Source: an optimization exercise on an open RTL-to-GDS flow (aim: a short achievable clock period and few clock cycles). Production flows keep margins and buffers that such runs may drop.
Only simulation tests tie the RTL to the original design; equivalence was not proved.
Some runs may be left out. An edit can pass the tests and still lose a function that they never use.
Power is estimated from default activity; no workload was simulated.

`run.sh`:
```
#!/bin/bash
# synth_recipe.tcl (not shown) runs the flow's synth.tcl, then flattens the netlist and writes it again
# the make line also repeats each setting of config.mk as NAME=value (left out here)
make -C /OpenROAD-flow-scripts/flow DESIGN_CONFIG=/design/flow/config.mk WORK_HOME=/design/flow/orfs CLKGATE_MAP_FILE= SYNTH_SCRIPT=/design/flow/synth_recipe.tcl finish
```
`config.mk`:
```
export PLATFORM = sky130hd
export DESIGN_NAME = SimpleCPU
export DESIGN_NICKNAME = SimpleCPU
export VERILOG_FILES = /design/flow/design.v
export SDC_FILE = /design/flow/constraint.sdc
export NUM_CORES = 4
export LEC_CHECK = 0
export CAP_MARGIN = 20
export CORE_MARGIN = 2
export CORE_UTILIZATION = 40
export SETUP_SLACK_MARGIN = 1.0
export SLEW_MARGIN = 20
```
`constraint.sdc`:
```
create_clock -name core_clock -period 11.0 [get_ports {clk}]
set_input_delay 2.2000 -clock core_clock [delete_from_list [all_inputs] [get_ports {clk}]]
set_output_delay 2.2000 -clock core_clock [all_outputs]
set_load 0.01 [all_outputs]
```
`design.v`:
```
module SimpleCPU(clk, rst, data_fromRAM, wrEn, addr_toRAM, data_toRAM);
input clk, rst;
input wire [31:0] data_fromRAM;
output wire wrEn;
output wire [9:0] addr_toRAM;
output wire [31:0] data_toRAM;
localparam T0 = 4'd0,   
           SF = 4'd1,   
           RA = 4'd2,   
           RB = 4'd3,   
           FW = 4'd4,   
           I1 = 4'd5,   
           I2 = 4'd6,   
           I3 = 4'd7,   
           Z1 = 4'd8,   
           Z2 = 4'd9,   
           Z3 = 4'd10,  
           Z4 = 4'd11,  
           J2 = 4'd12,  
           M1 = 4'd13,  
           M2 = 4'd14,  
           M3 = 4'd15;  
reg [3:0]  st;
reg [9:0]  pc;
reg [31:0] iw;
reg [31:0] ra, rb;
reg [9:0]  aq;
reg        wq;
reg [31:0] dq;
reg        fwd;
reg        z;
reg [31:0] pp0;
reg [23:0] pp1;
reg [15:0] pp2;
reg [7:0]  pp3;
assign addr_toRAM = aq;
assign wrEn = wq;
assign data_toRAM = dq;
wire [31:0] win = fwd ? dq : data_fromRAM;   
wire [3:0]  op  = iw[31:28];
wire [9:0]  fa  = iw[23:14];
wire [9:0]  fb  = iw[9:0];
wire [31:0] imm = {18'd0, iw[13:0]};
wire [9:0]  pc1 = pc + 10'd1;
wire        isimm = op[0] && (op != 4'd11);
wire [31:0] x = isimm ? data_fromRAM : ra;
wire [31:0] y = isimm ? imm : data_fromRAM;
reg  [31:0] res;
always @(*) begin
	case (op[3:1])
		3'd0: res = x + y;
		3'd1: res = ~(x & y);
		3'd2: res = (|y[31:5]) ? 32'd0 : (x >> y[4:0]);
		3'd3: res = {31'd0, x < y};
		default: res = y;   
	endcase
end
wire [9:0] wa = (op == 4'd11) ? ra[9:0] : fa;
wire [3:0] wop = win[31:28];
reg [3:0]  st0;
reg [9:0]  aq0;
always @(*) begin
	case (wop)
		4'd8, 4'd10, 4'd12: begin aq0 = win[9:0]; st0 = (wop == 4'd8) ? RB : (wop == 4'd10) ? I1 : Z1; end
		4'd9: begin aq0 = pc1; st0 = FW; end
		default: begin aq0 = win[23:14]; st0 = RA; end
	endcase
end
wire go0 = (st == T0) || (st == Z3 && !z);
always @(posedge clk) begin
	if (rst) begin
		st  <= SF;
		pc  <= 10'd0;
		aq  <= 10'd0;
		wq  <= 1'b0;
		fwd <= 1'b0;
		z   <= 1'b0;
	end else begin
		wq  <= 1'b0;
		fwd <= 1'b0;
		if (go0) begin
			iw <= win;
			aq <= aq0;
			st <= st0;
		end else begin
			case (st)
				SF: st <= T0;
				RA: begin
					if (op == 4'd13) st <= J2;
					else if (op == 4'd15) st <= M1;
					else if (op[0] && op != 4'd11) begin aq <= pc1; st <= FW; end
					else begin aq <= fb; st <= RB; end
				end
				RB: begin
					ra <= data_fromRAM;
					if (op == 4'd14) st <= M1;
					else begin aq <= pc1; st <= FW; end
				end
				FW: begin
					dq  <= res;
					wq  <= 1'b1;
					aq  <= wa;
					fwd <= (wa == pc1);
					pc  <= pc1;
					st  <= T0;
				end
				I1: st <= I2;
				I2: begin aq <= data_fromRAM[9:0]; st <= I3; end
				I3: begin aq <= pc1; st <= FW; end
				Z1: begin aq <= pc1; st <= Z2; end
				Z2: begin
					z  <= (data_fromRAM == 32'd0);
					aq <= fa;
					pc <= pc1;
					st <= Z3;
				end
				Z3: st <= Z4;   
				Z4: begin pc <= data_fromRAM[9:0]; aq <= data_fromRAM[9:0]; st <= SF; end
				J2: begin
					pc <= data_fromRAM[9:0] + iw[9:0];
					aq <= data_fromRAM[9:0] + iw[9:0];
					st <= SF;
				end
				M1: begin
					if (op[0]) begin ra <= data_fromRAM; rb <= imm; end
					else rb <= data_fromRAM;
					st <= M2;
				end
				M2: begin
					pp0 <= ra * rb[7:0];
					pp1 <= ra[23:0] * rb[15:8];
					pp2 <= ra[15:0] * rb[23:16];
					pp3 <= ra[7:0] * rb[31:24];
					aq  <= pc1;
					st  <= M3;
				end
				M3: begin
					dq  <= pp0 + {pp1, 8'd0} + {pp2, 16'd0} + {pp3, 24'd0};
					wq  <= 1'b1;
					aq  <= fa;
					fwd <= (fa == pc1);
					pc  <= pc1;
					st  <= T0;
				end
				default: st <= SF;
			endcase
		end
	end
end
endmodule
```
run_1/floorplan.png
Scale: 1.5 px per um. Pins as bars on the die edge.
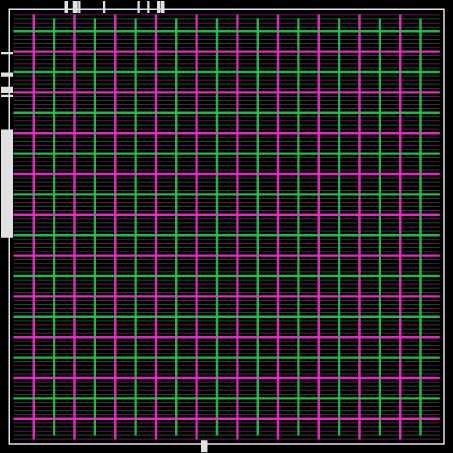
legend:
  green:
    net: VDD
  magenta:
    net: VSS
signal pins: 77
met1 rails: 105
rows: 104
Die W: 288.8 um
VDD IR max: 0.00008875 V
die extent in y: 288.8 um

run_1/class_map.png
Scale: 1 px per um. Fill, decap, tap and diode cells in grey.
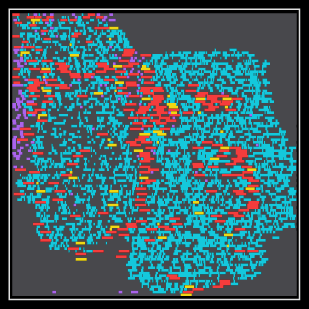
legend:
  purple:
    class: remaining buffers and delay cells
    cells: 139
    share_of_their_area: 3.6%
  yellow:
    class: clock drivers and dummy loads
    cells: 60
    share_of_their_area: 3.3%
  cyan:
    class: remaining logic cells
    cells: 3173
    share_of_their_area: 73%
  red:
    class: sequential cells
    cells: 231
    share_of_their_area: 20%

run_1/clock_wires.png
Scale: 2 px per um.
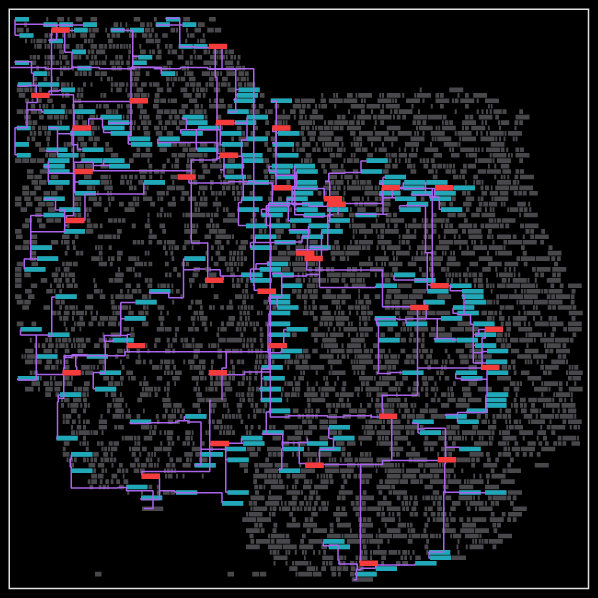
legend:
  red:
    item: clock-net drivers
    count: 34
  cyan:
    item: flip-flops
    count: 231
  purple:
    item: clock wires
    length: 4410 um
flops lie: widely spread
clk pwr: 1.13 mW
Clock Latency Late Sink: 590 ps
skew final: 37.10 ps
Clock Power Share: 27.3%

run_1/layers.png
Scale: 1.5 px per um.
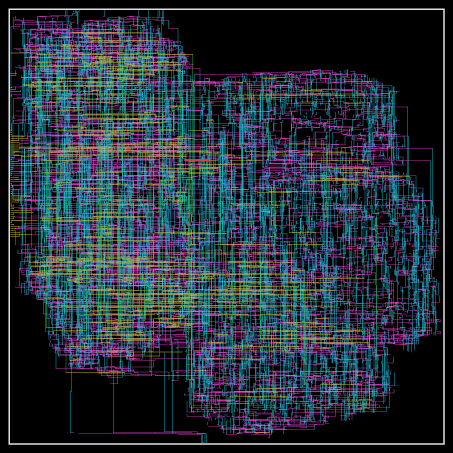
legend:
  cyan:
    layer: M2
    wire_length: 51.9 mm
  magenta:
    layer: M1
    wire_length: 48.5 mm
  yellow:
    layer: M3
    wire_length: 10600 um
  red:
    layer: M5
    wire_length: 15.6 um
  green:
    layer: M4
    wire_length: 5030 um

==> flow_metrics.env, run 1 <==
export IMPL_outcome="complete, no violations"
export IMPL_endpoint="dq[25]$_DFFE_PP_"
export IMPL_port_buffers=76
export IMPL_fillers=7886
export IMPL_critical_path_max_fanout=31
export IMPL_nets=4204
export IMPL_setup_ws_ps=4525
export IMPL_path_class="in -> reg"
export IMPL_route_met3_wl_um=10580
export IMPL_routabilityCongestion=0.9861
export IMPL_synth_top_area_share_pct=22.27
export IMPL_cpPeakStageDelay_ps=690
export IMPL_finalCriticalPeriod_ps=6475
export IMPL_grt_util_met3_pct=5.102
export IMPL_synth_area_per_cell_um2=9.002
export IMPL_cp_num_cells=13
export IMPL_async_flop_share_pct=0
export IMPL_antenna_found_initial=5
export IMPL_grt_pass1_vias=26320
export IMPL_final_cells=4666
export IMPL_cts_made_buffers=34
export IMPL_tightestPinTransition_ps=1211
export IMPL_post_cts_repair_setup_buffers=0
export IMPL_area_growth_pct=8.871
export IMPL_critPathLaunch="data_fromRAM[2]"
export IMPL_rows=104
export IMPL_drv_slew=0
export IMPL_syn_area_mm2=0.03245
export IMPL_yosys_warnings=1
export IMPL_arrival_ps=6750
export IMPL_dieArea_mm2=0.08343
export IMPL_ctsHtreeMaxLevel=2
export IMPL_slew_limit_headroom_pct=18.52
export IMPL_leakagePower_nw=14.87
export IMPL_ant_nets=0
export IMPL_cts_sinks=231
export IMPL_cp_slowest_cell="clkdlybuf4s50_1"
export IMPL_ctsHoldBuffers=0
export IMPL_ys_flop_type="edfxtp_1"
export IMPL_syn_nets=4230
export IMPL_startpoint_type="primary input"
export IMPL_synth_cell_type_count=97
export IMPL_grtUsageTotal_pct=27.94
export IMPL_root_buffer="clkbuf_16"
export IMPL_first_pass_iters=6
export IMPL_critPathBufInv=3
export IMPL_synth_edf_count=204
export IMPL_grt_remaining_overflow=0
export IMPL_wl_met2_um=51920
export IMPL_synth_seq_cells=231
export IMPL_clkSlewWorstSetupHoldPaths_ps=60
export IMPL_dpl_hpwl_um=86570
export IMPL_placed_area_mm2=0.03421
export IMPL_period_share_pct=58.86
export IMPL_cp_cell_sequence="clkdlybuf4s50_1, mux2i_4, buf_4, inv_1, ha_1, o311a_1, o21ai_0, o21ba_2, o211ai_1, a311o_1, and4_1, o31ai_1, a31oi_1"
export IMPL_grt_max_degree=81
export IMPL_grt_setup_unrepaired="false"
export IMPL_grt_busiest_layer="met2"
export IMPL_ys_seq_area_share_pct=20.54
export IMPL_dr_max_layer_used="met5"
export IMPL_core_area_mm2=0.08042
Testbench counts for the RTL of run 1, summed over its fixed seeds: cycles 178,734.
## run 1: kinds of logic after synthesis
kind of cell               share of synthesized area [%]
and+or+nand+nor                                    18.82
AOI/OAI and AO/OA                                  14.24
adders and majority gates                          31.14
buffers and inverters                              7.051
DFF                                                20.54
xor gates and xnor gates                           4.750
muxes                                              3.466
## run 1: final cells by class
type | count | area [um^2] | share of cell area (%)
antenna | 3 | 7.507 | 0.02125
clock buffer | 37 | 862.1 | 2.440
timing repair buffer | 139 | 1234 | 3.492
sequential | 231 | 6666 | 18.87
tap | 1060 | 1326 | 3.754
multi-input combinational | 2792 | 23550 | 66.65
clock inverter | 23 | 254.0 | 0.7189
inverter | 381 | 1433 | 4.055
## run 1: synthesized netlist by cell type, types with 12 or more instances
library cell    n
inv_1         378
and2_1        368
fa_1          361
nand2_1       354
ha_1          230
a21oi_1       212
edfxtp_1      204
nor2_1        193
clkbuf_1      154
o21ai_0       151
xnor2_1       134
nand3_1        69
mux2_2         56
nor2b_1        50
nor3_1         47
xor2_1         42
mux2i_1        39
a21o_1         35
a31oi_1        32
a211oi_1       27
dfxtp_1        27
o21a_1         27
nand2b_1       25
buf_2          24
and3_1         23
o22ai_1        23
o211ai_1       21
o21bai_1       20
a221oi_1       18
o21ai_1        18
nand4_1        14
o221ai_1       12
## run 1: report_power, final
part	total, mW	switching [mW]	leakage [nW]	internal, mW
combinational	1.89	1.13	12.3	0.761
sequential	1.11	0.0575	2.07	1.05
clock	1.13	0.479	0.534	0.648
## run 1: worst min path at each step
stage	from	endpoint	slack (ps)
2_1_floorplan	z$_SDFFE_PP0P_	z$_SDFFE_PP0P_	460
3_3_place_gp	aq[2]$_SDFFE_PP0P_	aq[2]$_SDFFE_PP0P_	460
3_5_place_dp	aq[0]$_SDFFE_PP0P_	aq[0]$_SDFFE_PP0P_	470
4_1_cts	aq[0]$_SDFFE_PP0P_	aq[0]$_SDFFE_PP0P_	480
5_1_grt	aq[0]$_SDFFE_PP0P_	aq[0]$_SDFFE_PP0P_	500
6_report	aq[0]$_SDFFE_PP0P_	aq[0]$_SDFFE_PP0P_	470
## run 1: placed cells by master (no fill, tap or decap), types with 76 or more instances in the layout
cell	Yosys	layout
nor2_1	193	190
clkdlybuf4s50_1	0	76
and2_1	368	368
inv_1	378	378
xnor2_1	134	134
edfxtp_1	204	204
a21oi_1	212	211
fa_1	361	361
nand2_1	354	354
ha_1	230	230
o21ai_0	151	151
--- run 2 (diff from run 1) ---
--- a/config.mk
+++ b/config.mk
@@ -8,5 +8,5 @@
 export CAP_MARGIN = 20
 export CORE_MARGIN = 2
 export CORE_UTILIZATION = 40
-export SETUP_SLACK_MARGIN = 1.0
+export SETUP_SLACK_MARGIN = 5
 export SLEW_MARGIN = 20
run_2/chip.png
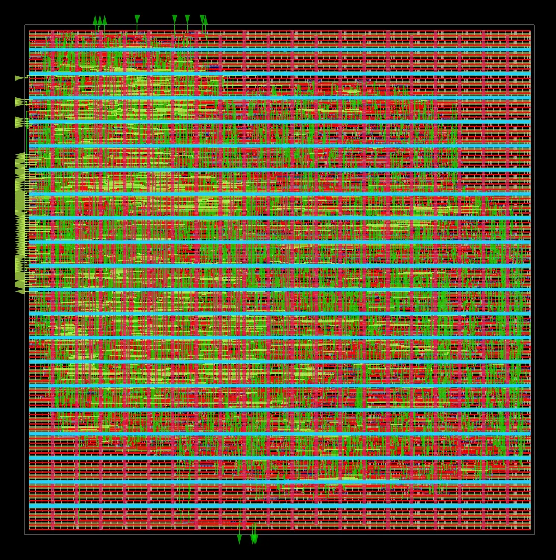
Layout Cells excl Fill: 4689
final WL: 116100 um
site row count: 104
Design Area, Final: 0.03568 mm^2

==> flow_metrics.env, run 2 <==
export IMPL_drv_cap=0
export IMPL_r2r_start="ra[8]$_DFFE_PP_"
export IMPL_route_met3_wl_um=10500
export IMPL_routabilityCongestion=0.9841
export IMPL_yosys_area_top_type="fa_1"
export IMPL_post_cts_repair_setup_buffers=6
export IMPL_outcome="complete, no violations"
export IMPL_cp_cell_sequence="clkdlybuf4s50_1, buf_4, mux2i_4, inv_2, ha_1, or3_1, o21ai_0, o21ba_2, o211ai_1, a311o_1, and4_1, o31ai_1, a31oi_1"
export IMPL_die_height_um=288.8
export IMPL_pin_count=77
export IMPL_rrSetupSlack_ps=5170
export IMPL_cts_made_buffers=34
export IMPL_wl_met2_um=50460
export IMPL_synth_top_area_share_pct=22.27
export IMPL_area_growth_pct=9.931
export IMPL_layout_area_seq_mm2=0.006666
export IMPL_synth_cell_type_count=97
export IMPL_grt_util_met3_pct=4.913
export IMPL_cpPeakStageDelay_ps=450
export IMPL_antenna_found_initial=1
export IMPL_critPathLaunch="data_fromRAM[4]"
export IMPL_hold_viol_final=0
export IMPL_ys_flop_type="edfxtp_1"
export IMPL_vdd_drop_max_v=0.00009527
export IMPL_critPathBufInv=3
export IMPL_synthMostInstantiatedCell="inv_1"
export IMPL_arrival_ps=6140
export IMPL_synthCells=3605
export IMPL_multiInputGateArea_mm2=0.02359
export IMPL_nets=4227
export IMPL_grt_pass1_wl_um=173600
export IMPL_switching_power_mw=1.661
export IMPL_layout_commonest_cell="inv_1"
export IMPL_dieArea_mm2=0.08343
export IMPL_p_comb_share_pct=45.3
export IMPL_clkLatencyLatePin_ps=580
export IMPL_leakagePower_nw=15.03
export IMPL_ctsHtreeMaxLevel=2
export IMPL_clkPwrFrac_pct=28.5
export IMPL_p_int_mw=2.548
export IMPL_grt_max_degree=81
export IMPL_syn_area_mm2=0.03245
export IMPL_cts_sinks=231
export IMPL_root_buffer="clkbuf_16"
export IMPL_drive_gt1_share_pct=7.306
export IMPL_period_share_pct=53.09
export IMPL_rr_endpoint="pp0[25]$_DFFE_PP_"
export IMPL_drv_slew=0
export IMPL_clock_path_buffers=3
export IMPL_yosys_top_cells_count="inv_1 (378), and2_1 (368), fa_1 (361), nand2_1 (354), ha_1 (230)"
export IMPL_grt_busiest_layer="met2"
export IMPL_endpoint_kind="flip-flop"
export IMPL_synth_area_per_cell_um2=9.002
export IMPL_skew_ps=53.51
export IMPL_synth_edf_count=204
export IMPL_die_w_um=288.8
export IMPL_dpl_hpwl_um=85740
export IMPL_layout_common_cells="inv_1 (375), and2_1 (368), fa_1 (361)"
export IMPL_power_mw=4.209
export IMPL_grt_setup_unrepaired="true"
export IMPL_grt_pass1_vias=27103
export IMPL_core_area_mm2=0.08042
export IMPL_critical_path_max_fanout=19
export IMPL_sw_frac_of_total_pct=39.46
export IMPL_ctsHoldBuffers=0
export IMPL_async_flop_share_pct=0
export IMPL_dr_max_layer_used="met4"
export IMPL_cp_num_cells=13
export IMPL_port_buffers=76
export IMPL_yosys_warnings=1
export IMPL_synth_seq_cells=231
export IMPL_power_frac_seq_pct=26.1
export IMPL_clkSlewWorstSetupHoldPaths_ps=60
export IMPL_path_class="in -> reg"
export IMPL_path_delay_family="compound AO/OA/AOI/OAI gates"
export IMPL_ant_nets=0
export IMPL_endpoint="dq[25]$_DFFE_PP_"
export IMPL_grt_remaining_overflow=0
export IMPL_cts_tree="built"
export IMPL_cp_slowest_cell="mux2i_4"
export IMPL_finalCriticalPeriod_ps=5840
export IMPL_first_pass_iters=6
export IMPL_startpoint_type="primary input"
export IMPL_ys_seq_area_share_pct=20.54
export IMPL_tightestPinTransition_ps=1063
export IMPL_syn_nets=4230
export IMPL_setup_viol=0
export IMPL_powerDensity_mw_per_mm2=118.0
export IMPL_slew_limit_headroom_pct=28.52
export IMPL_met2_usage_pct=43.15
export IMPL_fillers=7978
export IMPL_synthTopCellsByArea="fa_1 (22%), edfxtp_1 (19%), ha_1 (8.9%)"
run_2/layers.png
Scale: 1.5 px per um.
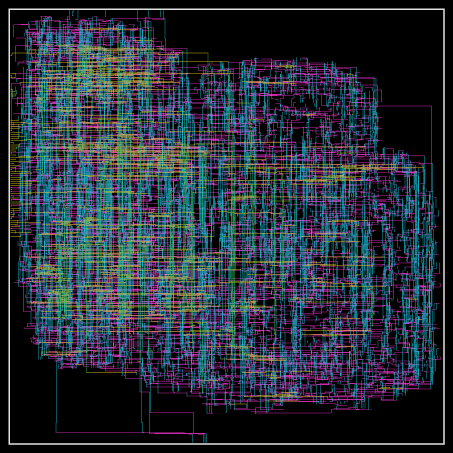
legend:
  magenta:
    layer: M1
    wire_length: 49.1 mm
  cyan:
    layer: M2
    wire_length: 50.5 mm
  green:
    layer: M4
    wire_length: 5980 um
  yellow:
    layer: M3
    wire_length: 10500 um
All-Layer GR Usage: 27.92%
Routed wire per std cell: 24.75 um
vias: 27451

run 2: cell counts after synthesis:
Identical to the previous run, type by type.
run 2: cell families after synthesis:
kind of cell	synth area share [%]
simple gates	18.82
xor+xnor	4.750
fa+ha+maj	31.14
buf+inv	7.051
flops	20.54
compound gates	14.24
mux	3.466
run 2: layout make-up:
type                            count  area share, %
Antenna cell                        2        0.01403
Clock buffer                       44          2.490
Clock inverter                     17         0.8101
Inverter                          381          4.054
Multi-Input combinational cell   2792          66.12
Sequential cell                   231          18.69
Tap cell                         1060          3.717
Timing Repair Buffer              160          4.079
Timing Repair inverter              2        0.02806
run 2: worst min path at each step:
| stage | from | to | slack [ps] | cells after the start |
|---|---|---|---|---|
| after floorplan | z$_SDFFE_PP0P_ | z$_SDFFE_PP0P_ | 460 | 2 |
| after global placement | aq[5]$_SDFFE_PP0P_ | aq[5]$_SDFFE_PP0P_ | 490 | 2 |
| after detailed placement | aq[8]$_SDFFE_PP0P_ | aq[8]$_SDFFE_PP0P_ | 490 | 2 |
| after CTS | aq[2]$_SDFFE_PP0P_ | aq[2]$_SDFFE_PP0P_ | 510 | 2 |
| after global routing | aq[2]$_SDFFE_PP0P_ | aq[2]$_SDFFE_PP0P_ | 520 | 2 |
| final | z$_SDFFE_PP0P_ | z$_SDFFE_PP0P_ | 510 | 2 |
run 2: power groups by stage:
| stage | Clock, mW | Combinational (mW) | Sequential [mW] |
|---|---|---|---|
| after floorplan | 0 | 1.37 | 1.10 |
| after global placement | 0 | 1.84 | 1.12 |
| after detailed placement | 0 | 1.84 | 1.12 |
| after CTS | 1.22 | 1.88 | 1.10 |
| after global routing | 1.24 | 2.12 | 1.10 |
| final | 1.20 | 1.91 | 1.10 |
run 2: stage by stage:
| step | utilization, % | hold slack, ps | area, um^2 | setup slack (ps) |
|---|---|---|---|---|
| 3_3_place_gp | 42.61 | 492.2 | 34270 | 4221 |
| 6_report | 44.36 | 510.2 | 35680 | 5160 |
| 3_5_place_dp | 42.62 | 491.9 | 34270 | 4181 |
| 5_1_grt | 44.36 | 523.9 | 35670 | 4982 |
| 2_1_floorplan | - | 461.1 | 32470 | 5499 |
| 4_1_cts | 44.20 | 511.8 | 35550 | 5009 |
run 2: tightest hold or removal path: stages, from the launching register on:
cell and delay, ps:
dfxtp_1 340, mux2i_1 70, nor2_1 70

-- static timing again, ports no longer ideal --
How much do the figures lean on ideal ports? The routed layouts below were timed once more, with nothing changed but the port constraints.
Step 1 sets driving cells, clkbuf_16 on the clock port and buf_2 on the other inputs (assumed; they add their load-dependent delay and slew).
Step 2 times the ports against the registers' clock, not the clock port: input delays grow and output delays shrink by t, the midpoint of the rising clock arrivals with the driver on.
Three values: no drivers, after step 1, after step 2; two values: the first two.
run | shift t [ns] | slack for setup (ns) | latest minus earliest clock arrival (ns) | worst slew at a driven data input, ns
run 1 | 0.631 | 4.525 / 4.565 / 3.935 | 0.043 / 0.043 | 0.04
run 2 | 0.623 | 5.160 / 5.171 / 4.580 | 0.055 / 0.055 | 0.03
After both steps setup and hold are still met in every run listed. The setup slack of run 1, which loses most, moves by +0.040 ns with the drivers and by -0.590 ns with both steps.
